From an optimization exercise on the open Yosys and OpenROAD flow, aimed at small area, a short achievable clock period and few clock cycles per item; shortcuts taken in it are not production practice. The RTL was checked by simulation tests, not by an equivalence proof against the original design. Some runs may be left out. An edit can pass the tests and still lose a function that they never use.

--- design/flow/config.mk ---
export PLATFORM = sky130hd
export DESIGN_NAME = MLP_RTL_IP_v1_0
export DESIGN_NICKNAME = MLP_RTL_IP_v1_0
export VERILOG_FILES = /design/flow/design.v
export SDC_FILE = /design/flow/constraint.sdc
export NUM_CORES = 4
export LEC_CHECK = 0
export CAP_MARGIN = 20
export CORE_MARGIN = 2
export CORE_UTILIZATION = 40
export SLEW_MARGIN = 20
--- design/flow/constraint.sdc ---
create_clock -name core_clock -period 6.0 [get_ports {ACLK}]
set_input_delay 1.2000 -clock core_clock [delete_from_list [all_inputs] [get_ports {ACLK}]]
set_output_delay 1.2000 -clock core_clock [all_outputs]
set_load 0.01 [all_outputs]
--- design/flow/design.v ---
`timescale 1ns / 1ps
module perceptron
    #(
        parameter WORDSIZE = 8,  
        parameter DIMENSION = 8  
    )
    (
    input clk,
    input rst,
    input start,
    input [(DIMENSION * WORDSIZE) - 1:0] data_in,
    input [(DIMENSION * WORDSIZE) - 1:0] weight,
    input [WORDSIZE - 1:0] bias,
    input activation_mode,
    output reg [WORDSIZE - 1:0] data_out,
    output reg done
    );
    reg start_status;
    reg go;
    reg [7:0] sigmoid_lookup_table[255:0];
    initial $readmemh("perceptron_sigmoid.mem", sigmoid_lookup_table);
    integer step;
    reg [(DIMENSION * WORDSIZE * 2) - 1:0] multiply_buffer;
    reg [WORDSIZE * 2 - 1:0] sum_buffer;
    genvar i;
    generate
        for (i=DIMENSION * WORDSIZE; i>0; i=i - WORDSIZE) begin: multiply
            always @(posedge clk) begin
                if (step == 0) begin
                    multiply_buffer[i * 2 - 1 -: WORDSIZE * 2] <= data_in[i - 1 -: WORDSIZE] * weight[i - 1 -: WORDSIZE];
                end
            end
        end
    endgenerate
    integer j;
    always @(posedge clk) begin
        if (!rst) begin
            start_status <= 0;
            go <= 0;
            step <= 0;
            done <= 0;
            sum_buffer <= bias;
            data_out <= 0;
        end else begin
            if (start && !start_status) begin
                go <= 1;
                step <= 0;
                done <= 0;
                sum_buffer <= bias;
            end else if (go) begin
                case (step)
                    1: for (j=DIMENSION * WORDSIZE * 2; j>0; j=j - WORDSIZE * 2) sum_buffer = sum_buffer + multiply_buffer[j - 1 -: WORDSIZE * 2];
                    2:
                    begin
                        if (activation_mode == 0) data_out <= sum_buffer[WORDSIZE * 2 - 1:WORDSIZE] + sum_buffer[WORDSIZE - 1];
                        else data_out <= sigmoid_lookup_table[sum_buffer[WORDSIZE * 2 - 1:WORDSIZE] + sum_buffer[WORDSIZE - 1]];
                        go <= 0;
                        done <= 1;
                    end
                endcase
                if (step < 2) step <= step + 1;
            end
            start_status <= start;
        end
    end
endmodule
module mlp
(
    input clk,
    input rst,
    input [55:0] data_in,
    input [63:0] data_weight_1_1,
    input [63:0] data_weight_1_2,
    input [23:0] data_weight_2_1,
    input start,
    output [7:0] data_out,
    output done
);
wire [15:0] data_out_1;
wire done_1;
wire done_1_1;
wire done_1_2;
assign done_1 = done_1_1 && done_1_2;
defparam perceptron_1_1.WORDSIZE = 8;
defparam perceptron_1_1.DIMENSION = 7;
perceptron perceptron_1_1 (
    .clk(clk),
    .rst(rst),
    .start(start),
    .data_in(data_in),
    .weight(data_weight_1_1[63:8]),
    .bias(data_weight_1_1[7:0]),
    .activation_mode(1),
    .data_out(data_out_1[7:0]),
    .done(done_1_1)
);
defparam perceptron_1_2.WORDSIZE = 8;
defparam perceptron_1_2.DIMENSION = 7;
perceptron perceptron_1_2 (
    .clk(clk),
    .rst(rst),
    .start(start),
    .data_in(data_in),
    .weight(data_weight_1_2[63:8]),
    .bias(data_weight_1_2[7:0]),
    .activation_mode(1),
    .data_out(data_out_1[15:8]),
    .done(done_1_2)
);
defparam perceptron_2_1.WORDSIZE = 8;
defparam perceptron_2_1.DIMENSION = 2;
perceptron perceptron_2_1 (
    .clk(clk),
    .rst(rst),
    .start(done_1),
    .data_in(data_out_1),
    .weight(data_weight_2_1[23:8]),
    .bias(data_weight_2_1[7:0]),
    .activation_mode(0),
    .data_out(data_out),
    .done(done)
);
endmodule
module MLP_RTL_IP_v1_0 
	(
		ACLK,
		ARESETN,
		S_AXIS_TREADY,
		S_AXIS_TDATA,
		S_AXIS_TLAST,
		S_AXIS_TVALID,
		M_AXIS_TVALID,
		M_AXIS_TDATA,
		M_AXIS_TLAST,
		M_AXIS_TREADY
	);
input ACLK;  
input ARESETN;  
output S_AXIS_TREADY;  
input [31:0] S_AXIS_TDATA;  
input S_AXIS_TLAST;  
input S_AXIS_TVALID;  
output M_AXIS_TVALID;  
output [31:0] M_AXIS_TDATA;  
output M_AXIS_TLAST;  
input M_AXIS_TREADY;  
    localparam Set_Weights = 3'b100;
    localparam Read_Inputs = 3'b010;
    localparam Write_Outputs  = 3'b001;
    reg [2:0] state;
    reg [55:0] data_in;
    wire [7:0] data_out;
    reg [63:0] data_weight_1_1;
    reg [63:0] data_weight_1_2;
    reg [23:0] data_weight_2_1;
    wire done;
    reg start;
    reg [4:0] weight_cnt;
    reg data_in_cnt;
    reg [3:0] pipeline_cnt;
    assign S_AXIS_TREADY = (state == Set_Weights || state == Read_Inputs);
    assign M_AXIS_TVALID = (state == Write_Outputs) && (pipeline_cnt == 8);
    assign M_AXIS_TLAST = M_AXIS_TVALID;
    assign M_AXIS_TDATA = {24'b0, data_out};
    always @(posedge ACLK) 
    begin
        if (!ARESETN)
        begin
            state <= Set_Weights;
            weight_cnt <= 0;
            data_in_cnt <= 0;
            pipeline_cnt <= 0;
            start <= 0;
        end
        else
            case (state)
                Set_Weights:
                    if (S_AXIS_TVALID == 1)
                    begin
                        if (weight_cnt < 8) begin
                            data_weight_1_1[(weight_cnt + 4) * 8 - 1-:32] <= S_AXIS_TDATA;
                            weight_cnt = weight_cnt + 4;
                        end else if (weight_cnt < 16) begin
                            data_weight_1_2[(weight_cnt + 4 - 8) * 8 - 1-:32] <= S_AXIS_TDATA;
                            weight_cnt = weight_cnt + 4;
                        end else begin
                            data_weight_2_1 <= S_AXIS_TDATA[23:0];
                            state <= Read_Inputs;
                            weight_cnt = 0;
                        end
                    end
                Read_Inputs:
                    if (S_AXIS_TVALID == 1) 
                    begin
                        if (data_in_cnt == 0) begin
                            data_in[31:0] <= S_AXIS_TDATA;
                            data_in_cnt = data_in_cnt + 1;
                        end else if (data_in_cnt == 1) begin
                            data_in[55:32] <= S_AXIS_TDATA[23:0];
                            state <= Write_Outputs;
                            start <= 1;
                            data_in_cnt = 0;
                        end
                    end
                Write_Outputs:
                    if (pipeline_cnt == 8)
                    begin
                        if (M_AXIS_TREADY == 1) begin
                            start <= 0;
                            state <= Read_Inputs;
                            pipeline_cnt = 0;
                        end
                    end else pipeline_cnt = pipeline_cnt + 1;
            endcase
    end
    mlp U (
        .clk(ACLK),
        .data_in(data_in),
        .data_out(data_out),
        .data_weight_1_1(data_weight_1_1),
        .data_weight_1_2(data_weight_1_2),
        .data_weight_2_1(data_weight_2_1),
        .done(done),
        .rst(ARESETN),
        .start(start)
    );
endmodule
--- design/flow/perceptron_sigmoid.mem ---
0c
0c
0c
0c
0d
0d
0d
0e
0e
0e
0f
0f
0f
10
10
10
11
11
12
12
12
13
13
14
14
15
15
15
16
16
17
17
18
18
19
1a
1a
1b
1b
1c
1c
1d
1e
1e
1f
20
20
21
22
22
23
24
24
25
26
27
27
28
29
2a
2b
2c
2c
2d
2e
2f
30
31
32
33
34
35
36
37
38
39
3a
3b
3c
3d
3e
3f
40
42
43
44
45
46
48
49
4a
4b
4c
4e
4f
50
52
53
54
56
57
58
5a
5b
5c
5e
5f
61
62
63
65
66
68
69
6b
6c
6e
6f
71
72
74
75
77
78
7a
7b
7d
7e
80
81
82
84
85
87
88
8a
8b
8d
8e
90
91
93
94
96
97
99
9a
9c
9d
9e
a0
a1
a3
a4
a5
a7
a8
a9
ab
ac
ad
af
b0
b1
b3
b4
b5
b6
b7
b9
ba
bb
bc
bd
bf
c0
c1
c2
c3
c4
c5
c6
c7
c8
c9
ca
cb
cc
cd
ce
cf
d0
d1
d2
d3
d3
d4
d5
d6
d7
d8
d8
d9
da
db
db
dc
dd
dd
de
df
df
e0
e1
e1
e2
e3
e3
e4
e4
e5
e5
e6
e7
e7
e8
e8
e9
e9
ea
ea
ea
eb
eb
ec
ec
ed
ed
ed
ee
ee
ef
ef
ef
f0
f0
f0
f1
f1
f1
f2
f2
f2
f3
f3
f3
--- design/flow/run.sh ---
#!/bin/bash
# synth_recipe.tcl (not shown) runs the flow's synth.tcl, then flattens the netlist and writes it again
# the make line also repeats each setting of config.mk as NAME=value (left out here)
make -C /OpenROAD-flow-scripts/flow DESIGN_CONFIG=/design/flow/config.mk WORK_HOME=/design/flow/orfs CLKGATE_MAP_FILE= SYNTH_SCRIPT=/design/flow/synth_recipe.tcl finish
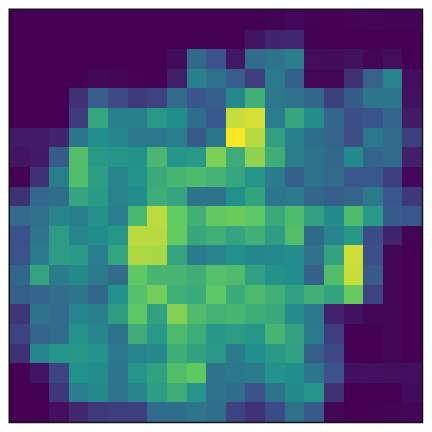
(run_1/route_heat.png)
(1 px per micron) The die is cut into 21 by 21 equal tiles; dark purple is low, yellow is high, scaled to the fullest tile. Values are wire area over tile area, all layers added.
fullest tile = 0.49
nearly empty tiles = 22%
emptiest ninth of the die = north-west
tiles over half the peak = 29%
mean over tiles = 0.17
global-route total usage across every layer: 20.5%
post-detailed-routing wire length: 172000 microns
post-detailed-route wirelength per cell: 19.2 microns
number of vias after detailed routing: 46400

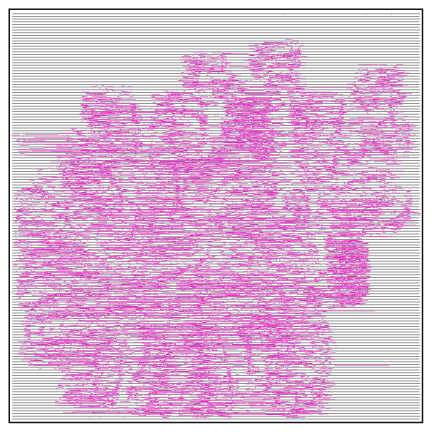
(run_1/m1.png)
(1 px per micron) Supply wires on this layer in grey.
longest straight run = 156 microns
wire length on this layer = 76.8 mm
share of all routed wire = 45%
met1 layer usage reported by global route: 28.5%

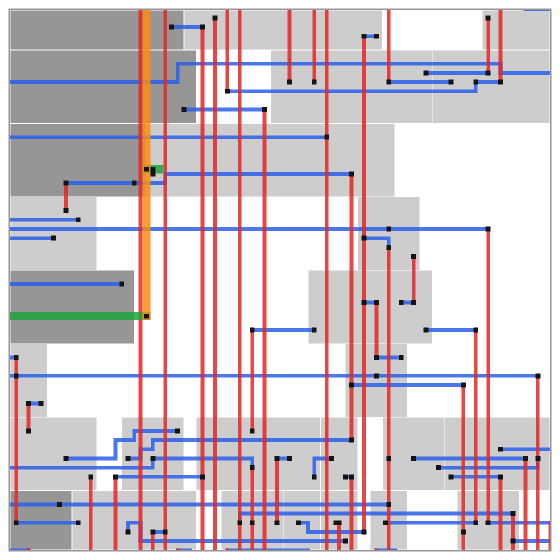
(run_1/closeup.png)
Region (299, 93) to (319, 113) microns. Cells in grey, sequential cells in the stronger grey; small squares are vias.
orange -> M4
blue -> M1
green -> M3
red -> M2
cells with their middle in the window = 24
most frequent = and2_1 (7), ha_1 (5), inv_1 (4)
sequential cells in the window = 2
netlist names of flops here include = `data_in` (2)

==> metrics list, run 1 <==
* Clk Latency, worst-skew pair: 700 ps
- TritonCTS built the clock tree.
* Xor/xnor cell area share of the yosys netlist: 4.39%
- The initial antenna violation count was 18.
- Static timing analysis puts the maximum clock frequency at 198 MHz.
- Cell Count Post-Placement: 8770
- Row Count: 149
* WHS Path Cells: 2
- Sequential standard cell area: 0.0179 sq mm
- After layout, the buffer instance count without clock buffers stands at 107.
- Adder-cell share of the synthesized area: 35.9%
* Proportion of cell area occupied by multi-input gates: 61.0%
- Distinct cell type count after synthesis: 85
* Proportion of synthesized chip area in sequential cells: 27.0%
- Tap insertion was completed with 2189 tapcells.
- For hold timing, the worst endpoint is U.perceptron_1_1.step[31]$_SDFFE_PP0P_.
- Global routing finished with a remaining overflow of 0.
- Length of routed met2 wiring: 77000 microns
* Max Root-Sink Buffers: 3
- Worst Reg-to-Reg Cells: 13
- The count of final hold-check violations came to 0.
- Compound-gate portion of the synthesized area: 7.07%
* Maximum number of pins on one net before global-route repair: 113
- CTS built an H-tree with a depth of 3.
- Final std cells w/o fill: 8937
- The critical path starts at U.perceptron_1_2.multiply_buffer[3]$_DFFE_PN_.
* Total clock buffers created by CTS: 81
* Signal buffers share of area: 1.32%
- Via-per-instance ratio: 5.19
* Crit path launch type: flop
- Simple-Gate Fraction of Synth Area: 15.8%
* Number of register bits inferred by synthesis: 651
* Synthesized area: 0.0665 sq mm
- Area of the die: 0.169 sq mm
- In this run the cell area measured after placement is 0.0693 sq mm.
- In the synthesized netlist the async set-or-reset flop fraction comes to 0%.
- Sequential share of cell area: 24.8%
* Clock Sink Count: 651
- For the pin with the worst max-slew slack, the measured transition is 1100 ps.
- By area the synthesized netlist is led by fa_1 (23%), edfxtp_1 (22%), ha_1 (13%).
- STA puts the critical path data required time at 6600 ps.
- Outcome: complete, no violations
* Met2 usage: 31.8%
* Post-synth top area cell: fa_1
- Most prevalent standard cell on the critical path: fa_1
- Class of the tightest hold or removal check: reg -> reg
- During placement, the flow inserted port buffers numbering 46.
- Post-Layout Inst Area: 0.0721 sq mm
- The congestion estimate from routability-driven global placement came to 0.909.
* Number of standard cells after synthesis: 6703
- Main combinational cell family by area after synthesis: adder cells
- The number of global-route vias before repair came to 46800.
* Most frequently used cell type in the post-synthesis netlist: inv_1
- Layout overhead on the synthesized area: 8.46%
- Worst-path clk slew: 60 ps
* Gr busiest metal: met2
* HPWL after detailed placement: 129000 microns
* Remaining antenna violation count: 0
* Top-Level Pins: 72
* Number of enable-type register cells in the synthesized netlist: 488
- Multi-input combinational cell area: 0.0440 sq mm
* Post-Route Skew: 29.0 ps
- The critical path runs through a total of 13 cells.
* Post-Route Hold Slack: 474 ps
- Count of hold-fix buffers inserted at cts: 0
* Fin Setup TNS: 0 ps
* Post-CTS Repair Setup Buffers: 0
- Post-synthesis mux area share: 2.60%
- The kind of cell with the highest combined delay along the critical path is adder cells.
- Highest metal used: met5
* Count of sequential standard cells: 651
- The pre-antenna-repair detailed-routing pass consisted of 5 iterations.
- Cell-by-cell trace of the critical path: fa_1 -> fa_1 -> fa_1 -> fa_1 -> ha_1 -> a211oi_1 -> o21ai_0 -> a31oi_1 -> o21ai_0 -> o41ai_1 -> o21ai_0 -> xnor2_1 -> a211oi_1
- Once the floorplan was initialized, standard cells occupied 40.3% of the core.
* Met3 wire length: 12200 microns
- Prior to clock tree synthesis, the placed netlist has a worst setup slack of 1010 ps.
- The worst pin sits at a relative slew slack of 26.1%.
- Setup repair after global routing left no endpoint under its margin.
- Filler instances: 15700
- In the routed design, unresolved DRC markers number 0.
* Post-route minimum period: 5040 ps
- Ranked by total area, the top cell class in this layout is multi-input gates.
- Multi-input comb cells: 4821
- The critical path is of the reg -> reg type.
- Final setup fails: 0
- Commonest non-fill, non-tap cell in the layout: inv_1
- In this design, the stage delay of the slowest critical-path cell is 560 ps.
* Final #Nets: 8148
- On the critical path, the stage with the largest delay is an instance of fa_1.
- The library cells used most frequently in the layout, excluding fill and tap cells, are inv_1 (1001), fa_1 (767), nand2_1 (754).
Testbench counts for the RTL of run 1, summed over its fixed seeds: cycles 11,304, items 1,024.
--- run 2: outline of the changes from run 1 ---
design/flow/design.v: 227 -> 1133 lines; modules unchanged: 0
  perceptron_sigmoid: new, 8 lines
  mlp_s1: new, 668 lines
  mlp_s2: new, 95 lines
  mlp_l2: new, 186 lines
  mlp_neuron: new, 20 lines
  mlp_fa: new, 10 lines
  MLP_RTL_IP_v1_0: edited, 104 -> 146 lines
  removed: perceptron, mlp
==> module perceptron_sigmoid as of run 2 <==
module perceptron_sigmoid (
    input  [7:0] idx,
    output [7:0] val
);
    reg [7:0] sigmoid_lookup_table [255:0];
    initial $readmemh("perceptron_sigmoid.mem", sigmoid_lookup_table);
    assign val = sigmoid_lookup_table[idx];
endmodule
==> module mlp_l2 as of run 2 <==
module mlp_l2 (
    input  [7:0]  h,
    input  [7:0]  c,
    input  [15:0] base,
    output [15:0] y
);
    wire q_0_0 = h[0] & c[0];
    wire q_0_1 = h[0] & c[1];
    wire q_0_2 = h[0] & c[2];
    wire q_0_3 = h[0] & c[3];
    wire q_0_4 = h[0] & c[4];
    wire q_0_5 = h[0] & c[5];
    wire q_0_6 = h[0] & c[6];
    wire q_0_7 = h[0] & c[7];
    wire q_1_0 = h[1] & c[0];
    wire q_1_1 = h[1] & c[1];
    wire q_1_2 = h[1] & c[2];
    wire q_1_3 = h[1] & c[3];
    wire q_1_4 = h[1] & c[4];
    wire q_1_5 = h[1] & c[5];
    wire q_1_6 = h[1] & c[6];
    wire q_1_7 = h[1] & c[7];
    wire q_2_0 = h[2] & c[0];
    wire q_2_1 = h[2] & c[1];
    wire q_2_2 = h[2] & c[2];
    wire q_2_3 = h[2] & c[3];
    wire q_2_4 = h[2] & c[4];
    wire q_2_5 = h[2] & c[5];
    wire q_2_6 = h[2] & c[6];
    wire q_2_7 = h[2] & c[7];
    wire q_3_0 = h[3] & c[0];
    wire q_3_1 = h[3] & c[1];
    wire q_3_2 = h[3] & c[2];
    wire q_3_3 = h[3] & c[3];
    wire q_3_4 = h[3] & c[4];
    wire q_3_5 = h[3] & c[5];
    wire q_3_6 = h[3] & c[6];
    wire q_3_7 = h[3] & c[7];
    wire q_4_0 = h[4] & c[0];
    wire q_4_1 = h[4] & c[1];
    wire q_4_2 = h[4] & c[2];
    wire q_4_3 = h[4] & c[3];
    wire q_4_4 = h[4] & c[4];
    wire q_4_5 = h[4] & c[5];
    wire q_4_6 = h[4] & c[6];
    wire q_4_7 = h[4] & c[7];
    wire q_5_0 = h[5] & c[0];
    wire q_5_1 = h[5] & c[1];
    wire q_5_2 = h[5] & c[2];
    wire q_5_3 = h[5] & c[3];
    wire q_5_4 = h[5] & c[4];
    wire q_5_5 = h[5] & c[5];
    wire q_5_6 = h[5] & c[6];
    wire q_5_7 = h[5] & c[7];
    wire q_6_0 = h[6] & c[0];
    wire q_6_1 = h[6] & c[1];
    wire q_6_2 = h[6] & c[2];
    wire q_6_3 = h[6] & c[3];
    wire q_6_4 = h[6] & c[4];
    wire q_6_5 = h[6] & c[5];
    wire q_6_6 = h[6] & c[6];
    wire q_6_7 = h[6] & c[7];
    wire q_7_0 = h[7] & c[0];
    wire q_7_1 = h[7] & c[1];
    wire q_7_2 = h[7] & c[2];
    wire q_7_3 = h[7] & c[3];
    wire q_7_4 = h[7] & c[4];
    wire q_7_5 = h[7] & c[5];
    wire q_7_6 = h[7] & c[6];
    wire q_7_7 = h[7] & c[7];
    wire l2_1 = q_0_5 ^ q_1_4;
    wire l2_2 = q_0_5 & q_1_4;
    wire l2_3, l2_4;
    mlp_fa l2_3_u (.a(q_0_6), .b(q_1_5), .c(q_2_4), .s(l2_3), .co(l2_4));
    wire l2_5 = q_3_3 ^ q_4_2;
    wire l2_6 = q_3_3 & q_4_2;
    wire l2_7, l2_8;
    mlp_fa l2_7_u (.a(q_0_7), .b(q_1_6), .c(q_2_5), .s(l2_7), .co(l2_8));
    wire l2_9, l2_10;
    mlp_fa l2_9_u (.a(q_3_4), .b(q_4_3), .c(q_5_2), .s(l2_9), .co(l2_10));
    wire l2_11 = q_6_1 ^ q_7_0;
    wire l2_12 = q_6_1 & q_7_0;
    wire l2_13, l2_14;
    mlp_fa l2_13_u (.a(q_1_7), .b(q_2_6), .c(q_3_5), .s(l2_13), .co(l2_14));
    wire l2_15, l2_16;
    mlp_fa l2_15_u (.a(q_4_4), .b(q_5_3), .c(q_6_2), .s(l2_15), .co(l2_16));
    wire l2_17 = q_7_1 ^ base[8];
    wire l2_18 = q_7_1 & base[8];
    wire l2_19, l2_20;
    mlp_fa l2_19_u (.a(q_2_7), .b(q_3_6), .c(q_4_5), .s(l2_19), .co(l2_20));
    wire l2_21, l2_22;
    mlp_fa l2_21_u (.a(q_5_4), .b(q_6_3), .c(q_7_2), .s(l2_21), .co(l2_22));
    wire l2_23, l2_24;
    mlp_fa l2_23_u (.a(q_3_7), .b(q_4_6), .c(q_5_5), .s(l2_23), .co(l2_24));
    wire l2_25 = q_0_3 ^ q_1_2;
    wire l2_26 = q_0_3 & q_1_2;
    wire l2_27, l2_28;
    mlp_fa l2_27_u (.a(q_0_4), .b(q_1_3), .c(q_2_2), .s(l2_27), .co(l2_28));
    wire l2_29 = q_3_1 ^ q_4_0;
    wire l2_30 = q_3_1 & q_4_0;
    wire l2_31, l2_32;
    mlp_fa l2_31_u (.a(q_2_3), .b(q_3_2), .c(q_4_1), .s(l2_31), .co(l2_32));
    wire l2_33, l2_34;
    mlp_fa l2_33_u (.a(q_5_0), .b(base[5]), .c(l2_1), .s(l2_33), .co(l2_34));
    wire l2_35, l2_36;
    mlp_fa l2_35_u (.a(q_5_1), .b(q_6_0), .c(base[6]), .s(l2_35), .co(l2_36));
    wire l2_37, l2_38;
    mlp_fa l2_37_u (.a(l2_2), .b(l2_5), .c(l2_3), .s(l2_37), .co(l2_38));
    wire l2_39, l2_40;
    mlp_fa l2_39_u (.a(base[7]), .b(l2_6), .c(l2_11), .s(l2_39), .co(l2_40));
    wire l2_41, l2_42;
    mlp_fa l2_41_u (.a(l2_4), .b(l2_7), .c(l2_9), .s(l2_41), .co(l2_42));
    wire l2_43, l2_44;
    mlp_fa l2_43_u (.a(l2_12), .b(l2_8), .c(l2_10), .s(l2_43), .co(l2_44));
    wire l2_45, l2_46;
    mlp_fa l2_45_u (.a(l2_13), .b(l2_15), .c(l2_17), .s(l2_45), .co(l2_46));
    wire l2_47, l2_48;
    mlp_fa l2_47_u (.a(base[9]), .b(l2_18), .c(l2_14), .s(l2_47), .co(l2_48));
    wire l2_49, l2_50;
    mlp_fa l2_49_u (.a(l2_16), .b(l2_19), .c(l2_21), .s(l2_49), .co(l2_50));
    wire l2_51, l2_52;
    mlp_fa l2_51_u (.a(q_6_4), .b(q_7_3), .c(base[10]), .s(l2_51), .co(l2_52));
    wire l2_53, l2_54;
    mlp_fa l2_53_u (.a(l2_20), .b(l2_22), .c(l2_23), .s(l2_53), .co(l2_54));
    wire l2_55, l2_56;
    mlp_fa l2_55_u (.a(q_4_7), .b(q_5_6), .c(q_6_5), .s(l2_55), .co(l2_56));
    wire l2_57, l2_58;
    mlp_fa l2_57_u (.a(q_7_4), .b(base[11]), .c(l2_24), .s(l2_57), .co(l2_58));
    wire l2_59, l2_60;
    mlp_fa l2_59_u (.a(q_5_7), .b(q_6_6), .c(q_7_5), .s(l2_59), .co(l2_60));
    wire l2_61 = q_0_2 ^ q_1_1;
    wire l2_62 = q_0_2 & q_1_1;
    wire l2_63, l2_64;
    mlp_fa l2_63_u (.a(q_2_1), .b(q_3_0), .c(base[3]), .s(l2_63), .co(l2_64));
    wire l2_65, l2_66;
    mlp_fa l2_65_u (.a(base[4]), .b(l2_26), .c(l2_29), .s(l2_65), .co(l2_66));
    wire l2_67, l2_68;
    mlp_fa l2_67_u (.a(l2_30), .b(l2_28), .c(l2_31), .s(l2_67), .co(l2_68));
    wire l2_69, l2_70;
    mlp_fa l2_69_u (.a(l2_32), .b(l2_35), .c(l2_34), .s(l2_69), .co(l2_70));
    wire l2_71, l2_72;
    mlp_fa l2_71_u (.a(l2_36), .b(l2_39), .c(l2_38), .s(l2_71), .co(l2_72));
    wire l2_73, l2_74;
    mlp_fa l2_73_u (.a(l2_40), .b(l2_42), .c(l2_43), .s(l2_73), .co(l2_74));
    wire l2_75, l2_76;
    mlp_fa l2_75_u (.a(l2_44), .b(l2_46), .c(l2_47), .s(l2_75), .co(l2_76));
    wire l2_77, l2_78;
    mlp_fa l2_77_u (.a(l2_51), .b(l2_48), .c(l2_50), .s(l2_77), .co(l2_78));
    wire l2_79, l2_80;
    mlp_fa l2_79_u (.a(l2_55), .b(l2_52), .c(l2_54), .s(l2_79), .co(l2_80));
    wire l2_81, l2_82;
    mlp_fa l2_81_u (.a(base[12]), .b(l2_56), .c(l2_59), .s(l2_81), .co(l2_82));
    wire l2_83, l2_84;
    mlp_fa l2_83_u (.a(q_6_7), .b(q_7_6), .c(base[13]), .s(l2_83), .co(l2_84));
    wire l2_85 = q_0_1 ^ q_1_0;
    wire l2_86 = q_0_1 & q_1_0;
    wire l2_87, l2_88;
    mlp_fa l2_87_u (.a(q_2_0), .b(base[2]), .c(l2_61), .s(l2_87), .co(l2_88));
    wire l2_89, l2_90;
    mlp_fa l2_89_u (.a(l2_62), .b(l2_25), .c(l2_63), .s(l2_89), .co(l2_90));
    wire l2_91, l2_92;
    mlp_fa l2_91_u (.a(l2_27), .b(l2_64), .c(l2_65), .s(l2_91), .co(l2_92));
    wire l2_93, l2_94;
    mlp_fa l2_93_u (.a(l2_66), .b(l2_33), .c(l2_67), .s(l2_93), .co(l2_94));
    wire l2_95, l2_96;
    mlp_fa l2_95_u (.a(l2_68), .b(l2_37), .c(l2_69), .s(l2_95), .co(l2_96));
    wire l2_97, l2_98;
    mlp_fa l2_97_u (.a(l2_41), .b(l2_70), .c(l2_71), .s(l2_97), .co(l2_98));
    wire l2_99, l2_100;
    mlp_fa l2_99_u (.a(l2_45), .b(l2_72), .c(l2_73), .s(l2_99), .co(l2_100));
    wire l2_101, l2_102;
    mlp_fa l2_101_u (.a(l2_49), .b(l2_74), .c(l2_75), .s(l2_101), .co(l2_102));
    wire l2_103, l2_104;
    mlp_fa l2_103_u (.a(l2_53), .b(l2_76), .c(l2_77), .s(l2_103), .co(l2_104));
    wire l2_105, l2_106;
    mlp_fa l2_105_u (.a(l2_57), .b(l2_78), .c(l2_79), .s(l2_105), .co(l2_106));
    wire l2_107, l2_108;
    mlp_fa l2_107_u (.a(l2_58), .b(l2_81), .c(l2_80), .s(l2_107), .co(l2_108));
    wire l2_109, l2_110;
    mlp_fa l2_109_u (.a(l2_60), .b(l2_83), .c(l2_82), .s(l2_109), .co(l2_110));
    wire l2_111, l2_112;
    mlp_fa l2_111_u (.a(q_7_7), .b(base[14]), .c(l2_84), .s(l2_111), .co(l2_112));
    wire [15:0] ra = {l2_112, l2_110, l2_108, l2_106, l2_104, l2_102, l2_100, l2_98, l2_96, l2_94, l2_92, l2_90, l2_88, l2_86, l2_85, q_0_0};
    wire [15:0] rb = {base[15], l2_111, l2_109, l2_107, l2_105, l2_103, l2_101, l2_99, l2_97, l2_95, l2_93, l2_91, l2_89, l2_87, base[1], base[0]};
    assign y = ra + rb;
endmodule
==> module mlp_neuron as of run 2 <==
module mlp_neuron (
    input         clk,
    input  [31:0] x,       
    input  [31:0] w,       
    input         v1,      
    input         p1,      
    input  [7:0]  bias,
    output reg [15:0] acc
);
    reg  [51:0] r1;
    wire [51:0] r1_d;
    wire [15:0] sum;
    mlp_s1 s1 (.x(x), .w(w), .r(r1_d));
    wire [15:0] base = p1 ? acc : {7'd0, bias[7], ~bias[7], bias[6:0]};
    mlp_s2 s2 (.r(r1), .base(base), .y(sum));
    always @(posedge clk) begin
        r1 <= r1_d;
        if (v1) acc <= sum;
    end
endmodule
==> module MLP_RTL_IP_v1_0 as of run 2 <==
module MLP_RTL_IP_v1_0 (
    ACLK,
    ARESETN,
    S_AXIS_TREADY,
    S_AXIS_TDATA,
    S_AXIS_TLAST,
    S_AXIS_TVALID,
    M_AXIS_TVALID,
    M_AXIS_TDATA,
    M_AXIS_TLAST,
    M_AXIS_TREADY
);
    input         ACLK;
    input         ARESETN;
    output        S_AXIS_TREADY;
    input  [31:0] S_AXIS_TDATA;
    input         S_AXIS_TLAST;
    input         S_AXIS_TVALID;
    output        M_AXIS_TVALID;
    output [31:0] M_AXIS_TDATA;
    output        M_AXIS_TLAST;
    input         M_AXIS_TREADY;
    reg       par;       
    reg       run;       
    reg [2:0] wcnt;      
    reg       word1;     
    reg [2:0] cnt;       
    reg       ov;        
    wire take = ov & M_AXIS_TREADY;
    reg  rdy;
    always @(*) begin
        if (!run) begin
            case (wcnt)
                3'd1, 3'd3: rdy = par;
                default:    rdy = ~par;
            endcase
        end else if (word1) begin
            rdy = ~par & ~cnt[2];
        end else begin
            rdy = par;
        end
    end
    assign S_AXIS_TREADY = rdy;
    wire acc_in = S_AXIS_TVALID & rdy;
    wire ld     = acc_in & ~run;
    reg [23:0] ra1, rb1, ra2, rb2;    
    reg [7:0]  a13, a23;              
    reg [7:0]  b1, b2, b3;
    reg [7:0]  rac, rbc;              
    always @(posedge ACLK) begin
        ra1 <= rb1;
        rb1 <= (ld & (wcnt == 3'd0 | wcnt == 3'd1)) ? S_AXIS_TDATA[31:8] : ra1;
        ra2 <= rb2;
        rb2 <= (ld & (wcnt == 3'd2 | wcnt == 3'd3)) ? S_AXIS_TDATA[31:8] : ra2;
        if (ld & wcnt == 3'd4) begin
            rac <= S_AXIS_TDATA[23:16];
            rbc <= S_AXIS_TDATA[15:8];
        end else begin
            rac <= rbc;
            rbc <= rac;
        end
        if (ld & wcnt == 3'd0) b1  <= S_AXIS_TDATA[7:0];
        if (ld & wcnt == 3'd1) a13 <= S_AXIS_TDATA[7:0];
        if (ld & wcnt == 3'd2) b2  <= S_AXIS_TDATA[7:0];
        if (ld & wcnt == 3'd3) a23 <= S_AXIS_TDATA[7:0];
        if (ld & wcnt == 3'd4) b3  <= S_AXIS_TDATA[7:0];
    end
    reg [31:0] xr;
    reg        xv, xp;
    always @(posedge ACLK) begin
        xr[23:0]  <= S_AXIS_TDATA[23:0];
        xr[31:24] <= S_AXIS_TDATA[31:24] & {8{par}};    
    end
    reg v1, p1, vs;
    wire [15:0] acc1, acc2;
    mlp_neuron n1 (.clk(ACLK), .x(xr), .w({a13, ra1}), .v1(v1), .p1(p1), .bias(b1), .acc(acc1));
    mlp_neuron n2 (.clk(ACLK), .x(xr), .w({a23, ra2}), .v1(v1), .p1(p1), .bias(b2), .acc(acc2));
    reg  [7:0] idx2;
    reg  [7:0] h;
    reg        vh1, vh2;
    wire [7:0] g;
    perceptron_sigmoid sig (.idx(vh1 ? idx2 : acc1[15:8]), .val(g));
    always @(posedge ACLK) begin
        idx2 <= acc2[15:8];
        h    <= g;
    end
    reg  [15:0] p;
    wire [15:0] l2;
    mlp_l2 l2u (.h(h), .c(rac), .base(vh2 ? p : {7'd0, b3[7], ~b3[7], b3[6:0]}), .y(l2));
    always @(posedge ACLK) p <= l2;
    reg [7:0] q0, q1, q2, q3;
    reg [3:0] wp, rp;    
    wire push = vh2;
    always @(posedge ACLK) begin
        if (push & wp[0]) q0 <= l2[15:8];
        if (push & wp[1]) q1 <= l2[15:8];
        if (push & wp[2]) q2 <= l2[15:8];
        if (push & wp[3]) q3 <= l2[15:8];
    end
    wire [7:0] yo = ({8{rp[0]}} & q0) | ({8{rp[1]}} & q1) |
                    ({8{rp[2]}} & q2) | ({8{rp[3]}} & q3);
    reg [2:0] qn;        
    assign M_AXIS_TVALID = ov;
    assign M_AXIS_TLAST  = ov;
    assign M_AXIS_TDATA  = {24'd0, yo};
    wire [2:0] qn_next = qn + {2'd0, push} - {2'd0, take};
    always @(posedge ACLK) begin
        if (!ARESETN) begin
            par   <= 1'b0;
            run   <= 1'b0;
            wcnt  <= 3'd0;
            word1 <= 1'b0;
            cnt   <= 3'd0;
            ov    <= 1'b0;
            xv    <= 1'b0;
            xp    <= 1'b0;
            v1    <= 1'b0;
            p1    <= 1'b0;
            vs    <= 1'b0;
            vh1   <= 1'b0;
            vh2   <= 1'b0;
            wp    <= 4'b0001;
            rp    <= 4'b0001;
            qn    <= 3'd0;
        end else begin
            par <= ~par;
            if (ld) begin
                wcnt <= wcnt + 3'd1;
                if (wcnt == 3'd4) run <= 1'b1;
            end
            if (acc_in & run) word1 <= ~word1;
            xv  <= acc_in & run;
            xp  <= word1;
            v1  <= xv;
            p1  <= xp;
            vs  <= v1 & p1;
            vh1 <= vs;
            vh2 <= vh1;
            cnt <= cnt + {2'd0, acc_in & run & word1} - {2'd0, take};
            if (push) wp <= {wp[2:0], wp[3]};
            if (take) rp <= {rp[2:0], rp[3]};
            qn  <= qn_next;
            ov  <= qn_next != 3'd0;
        end
    end
endmodule
==> module mlp_fa as of run 2 <==
module mlp_fa (
    input  a,
    input  b,
    input  c,
    output s,
    output co
);
    assign s  = a ^ b ^ c;
    assign co = (a & b) | (a & c) | (b & c);
endmodule
--- a/design/flow/config.mk
+++ b/design/flow/config.mk
@@ -10,2 +10,4 @@
 export CORE_UTILIZATION = 40
 export SLEW_MARGIN = 20
+export SYNTH_HIERARCHICAL = 1
+export SYNTH_MINIMUM_KEEP_SIZE = 0
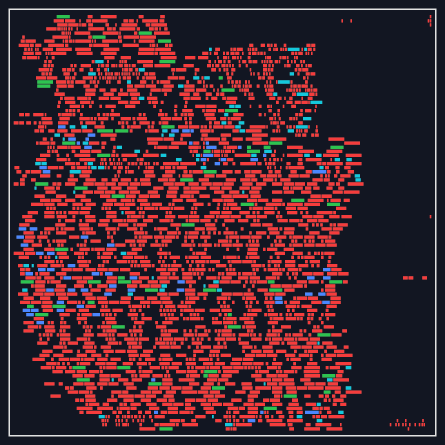
(run_2/sizing.png)
(1.5 px per micron)
red -> x1 and smaller  # cells 2279
cyan -> x2  # cells 86
green -> x6 and larger  # cells 60
blue -> x3 and x4  # cells 67
number of ordinary and repair buffers in the finished layout: 54
layout overhead on the synthesized area: 6.74%
Post-Layout Inst Area: 0.0333 sq mm
Final Worst Setup Slack: 1180 ps

==> metrics list, run 2 <==
* Sequential share of cell area: 27.9% (was 24.8%)
- The count of multi-input combinational gates was 1910 (was 4821).
- The portion of the post-synthesis area used by sequential elements came to 29.8% (was 27.0%).
- Total clock buffers created by CTS: 45 (was 81)
- CTS H-tree lvls: 2 (was 3)
* Distinct cell type count after synthesis: 86 (was 85)
* Count of sequential standard cells: 412 (was 651)
* Proportion of cell area occupied by multi-input gates: 61.8% (was 61.0%)
- Cell-by-cell trace of the critical path: and2_1 -> fa_1 -> fa_1 -> fa_1 -> fa_1 -> ha_1 -> a21oi_1 -> nand2b_1 -> o31ai_2 -> o41ai_2 -> a311oi_1 (was fa_1 -> fa_1 -> fa_1 -> fa_1 -> ha_1 -> a211oi_1 -> o21ai_0 -> a31oi_1 -> o21ai_0 -> o41ai_1 -> o21ai_0 -> xnor2_1 -> a211oi_1)
- Met3 wire length: 5700 microns (was 12200 microns)
- The number of stages on the worst hold path came to 0 (was 2).
* Post-synthesis mux area share: 4.75% (was 2.60%)
* Count of pins over their slew limit: 0 (unchanged)
* Well-Tap Cells: 1040 (was 2189)
* Filler instances: 7162 (was 15700)
- Gpl congestion: 0.883 (was 0.909)
- The largest net degree at the start of global routing was 69 (was 113).
- Sequential standard cell area: 0.00929 sq mm (was 0.0179 sq mm)
* Initial Util: 40.3% (about the same)
- Top-Level Pins: 72 (unchanged)
- The most instantiated library cell after synthesis was and2_1 (was inv_1).
* Max Root-Sink Buffers: 3 (unchanged)
- Final #Nets: 3109 (was 8148)
- Crit Path Class: reg -> reg (unchanged)
- The cell type of the slowest stage on the worst timing path is a311oi_1 (was fa_1).
- Commonest non-fill, non-tap cell in the layout: and2_1 (was inv_1)
- Met1 layer usage reported by global route: 29.0% (was 28.5%)
- The time the final worst path needs with I/O delays and setup was 4820 ps (was 5040 ps).
* Most prevalent standard cell on the critical path: fa_1 (unchanged)
- Number of vias after detailed routing: 18500 (was 46400)
- Met1 wire length: 35000 microns (was 76800 microns)
- The worst setup slack before clock tree synthesis is 1330 ps (was 1010 ps).
* Outcome: complete, no violations (unchanged)
* Final std cells w/o fill: 3534 (was 8937)
* Placement-stage cell area: 0.0318 sq mm (was 0.0693 sq mm)
- The number of placement rows is 102 (was 149).
- Clock Sink Count: 412 (was 651)
- The worst endpoint required time is 6290 ps (was 6600 ps).
- The detail-routed net length per standard cell came to 22.0 microns (was 19.2 microns).
- Post-CTS Repair Setup Buffers: 0 (unchanged)
- Multi-input combinational cell area: 0.0206 sq mm (was 0.0440 sq mm)
- The latest clock arrival within the worst-skew pair was 580 ps (was 700 ps).
* Number of antenna violations at the first check in global routing: 3 (was 18)
- Signal buffers share of area: 1.56% (was 1.32%)
- The routed wire length was 77600 microns (was 172000 microns).
- Peak clock frequency supported by timing: 208 MHz (was 198 MHz)
* Slew headroom: 28.3% (was 26.1%)
* Total congestion overflow after global routing: 0 (unchanged)
- Main combinational cell family by area after synthesis: adder cells (unchanged)
- Global-route total usage across every layer: 20.1% (was 20.5%)
* Actual slew at the worst max-slew pin: 1070 ps (was 1100 ps)
- Via-per-instance ratio: 5.23 (was 5.19)
- The number of cells produced by synthesis is 2520 (was 6703).
- Area of the die: 0.0802 sq mm (was 0.169 sq mm)
* Top post-synthesis cells by area: fa_1 (33%), dfxtp_1 (20%), and2_1 (12%) (was fa_1 (23%), edfxtp_1 (22%), ha_1 (13%))
- Buffers added on ports: 46 (unchanged)
* Post-synth top area cell: fa_1 (unchanged)
- The number of optimization iterations in the first detailed-route pass was 6 (was 5).
- Highest metal used: met4 (was met5)
* Remaining antenna violation count: 0 (unchanged)
* Fin Setup TNS: 0 ps (unchanged)
- HPWL after detailed placement: 60100 microns (was 129000 microns)
- The routing usage on met2 came to 29.9% (was 31.8%).
* TritonCTS clock tree: built (unchanged)
- Top delay family on crit path: adder cells (unchanged)
- Post-Route Skew: 23.4 ps (was 29.0 ps)
* Critical Path AT: 5110 ps (was 5640 ps)
- The flop and latch count out of synthesis was 412 (was 651).
* Unrepaired setup endpoints after global routing: false (unchanged)
- Worst Reg-to-Reg Cells: 11 (was 13)
* DRC viols: 0 (unchanged)
* Length of routed met2 wiring: 33800 microns (was 77000 microns)
* Sink of the worst hold path: ra2[11]$_DFF_P_ (was U.perceptron_1_1.step[31]$_SDFFE_PP0P_)
- Total number of cells along the worst setup path: 11 (was 13)
* Synthesized area: 0.0312 sq mm (was 0.0665 sq mm)
- The number of failing setup endpoints in the final timing report is 0 (unchanged).
- The number of hold buffers added after cts is 0 (unchanged).
* Xor/xnor cell area share of the yosys netlist: 1.69% (was 4.39%)
- The basic-gate share of the synthesized area counting and, or, nand and nor cells was 16.1% (was 15.8%).
* Number of enable-type register cells in the synthesized netlist: 104 (was 488)
* Gr busiest metal: met2 (unchanged)
- Class of the tightest hold or removal check: reg -> reg (unchanged)
* Worst setup path startpoint: rac[6]$_DFF_P_ (was U.perceptron_1_2.multiply_buffer[3]$_DFFE_PN_)
* Worst-path clk slew: 60 ps (about the same)
* Area-dominant cell class after layout: multi-input gates (unchanged)
Testbench counts for the RTL of run 2, summed over its fixed seeds: cycles 2,136, items 1,024.
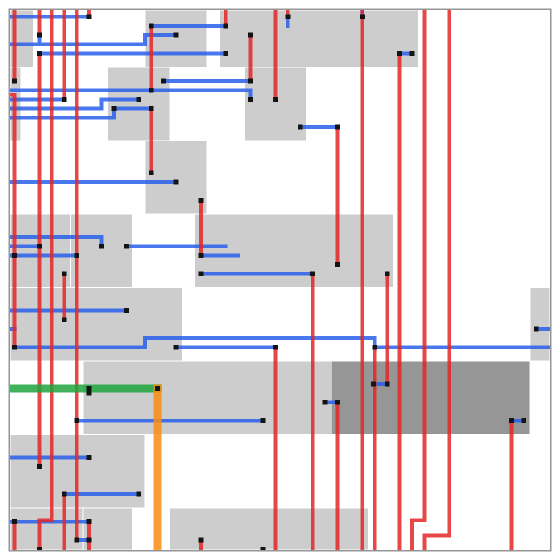
(run_2/closeup.png)
Region (202, 61) to (222, 81) microns. Cells in grey, sequential cells in the stronger grey; small squares are vias.
red -> M2
blue -> M1
green -> M3
orange -> M4
most frequent = and2_1 (6), fa_1 (5)
netlist names of flops here include = `n2.r1` (1)
sequential cells in the window = 1
cells with their middle in the window = 14

## re-timing with driven ports
How much do the figures lean on ideal ports? The routed layouts below were timed once more, with nothing changed but the port constraints. Step 1: set_driving_cell puts a clkbuf_16 on ACLK and a buf_2 on each other input, an assumption about the parent block. Step 2 moves the port delays by t, midway between the first and last clock arrival at a register: inputs arrive t later, outputs are due t later. That takes back most of the time a late clock gives input paths. Slacks: ideal ports / drivers / drivers and shift; pairs: ideal ports / drivers.
| run | t (ns) | slack for setup (ns) | clock arrival spread, ns | worst slew at a driven data input, ns | cell pins on the clock port's net |
|---|---|---|---|---|---|
| run 1 | 0.766 | 0.958 / 0.958 / 0.958 | 0.029 / 0.029 | 0.07 | 1 |
| run 2 | 0.625 | 1.184 / 1.184 / 1.184 | 0.023 / 0.023 | 0.10 | 1 |
After both steps setup and hold are still met in every run listed.
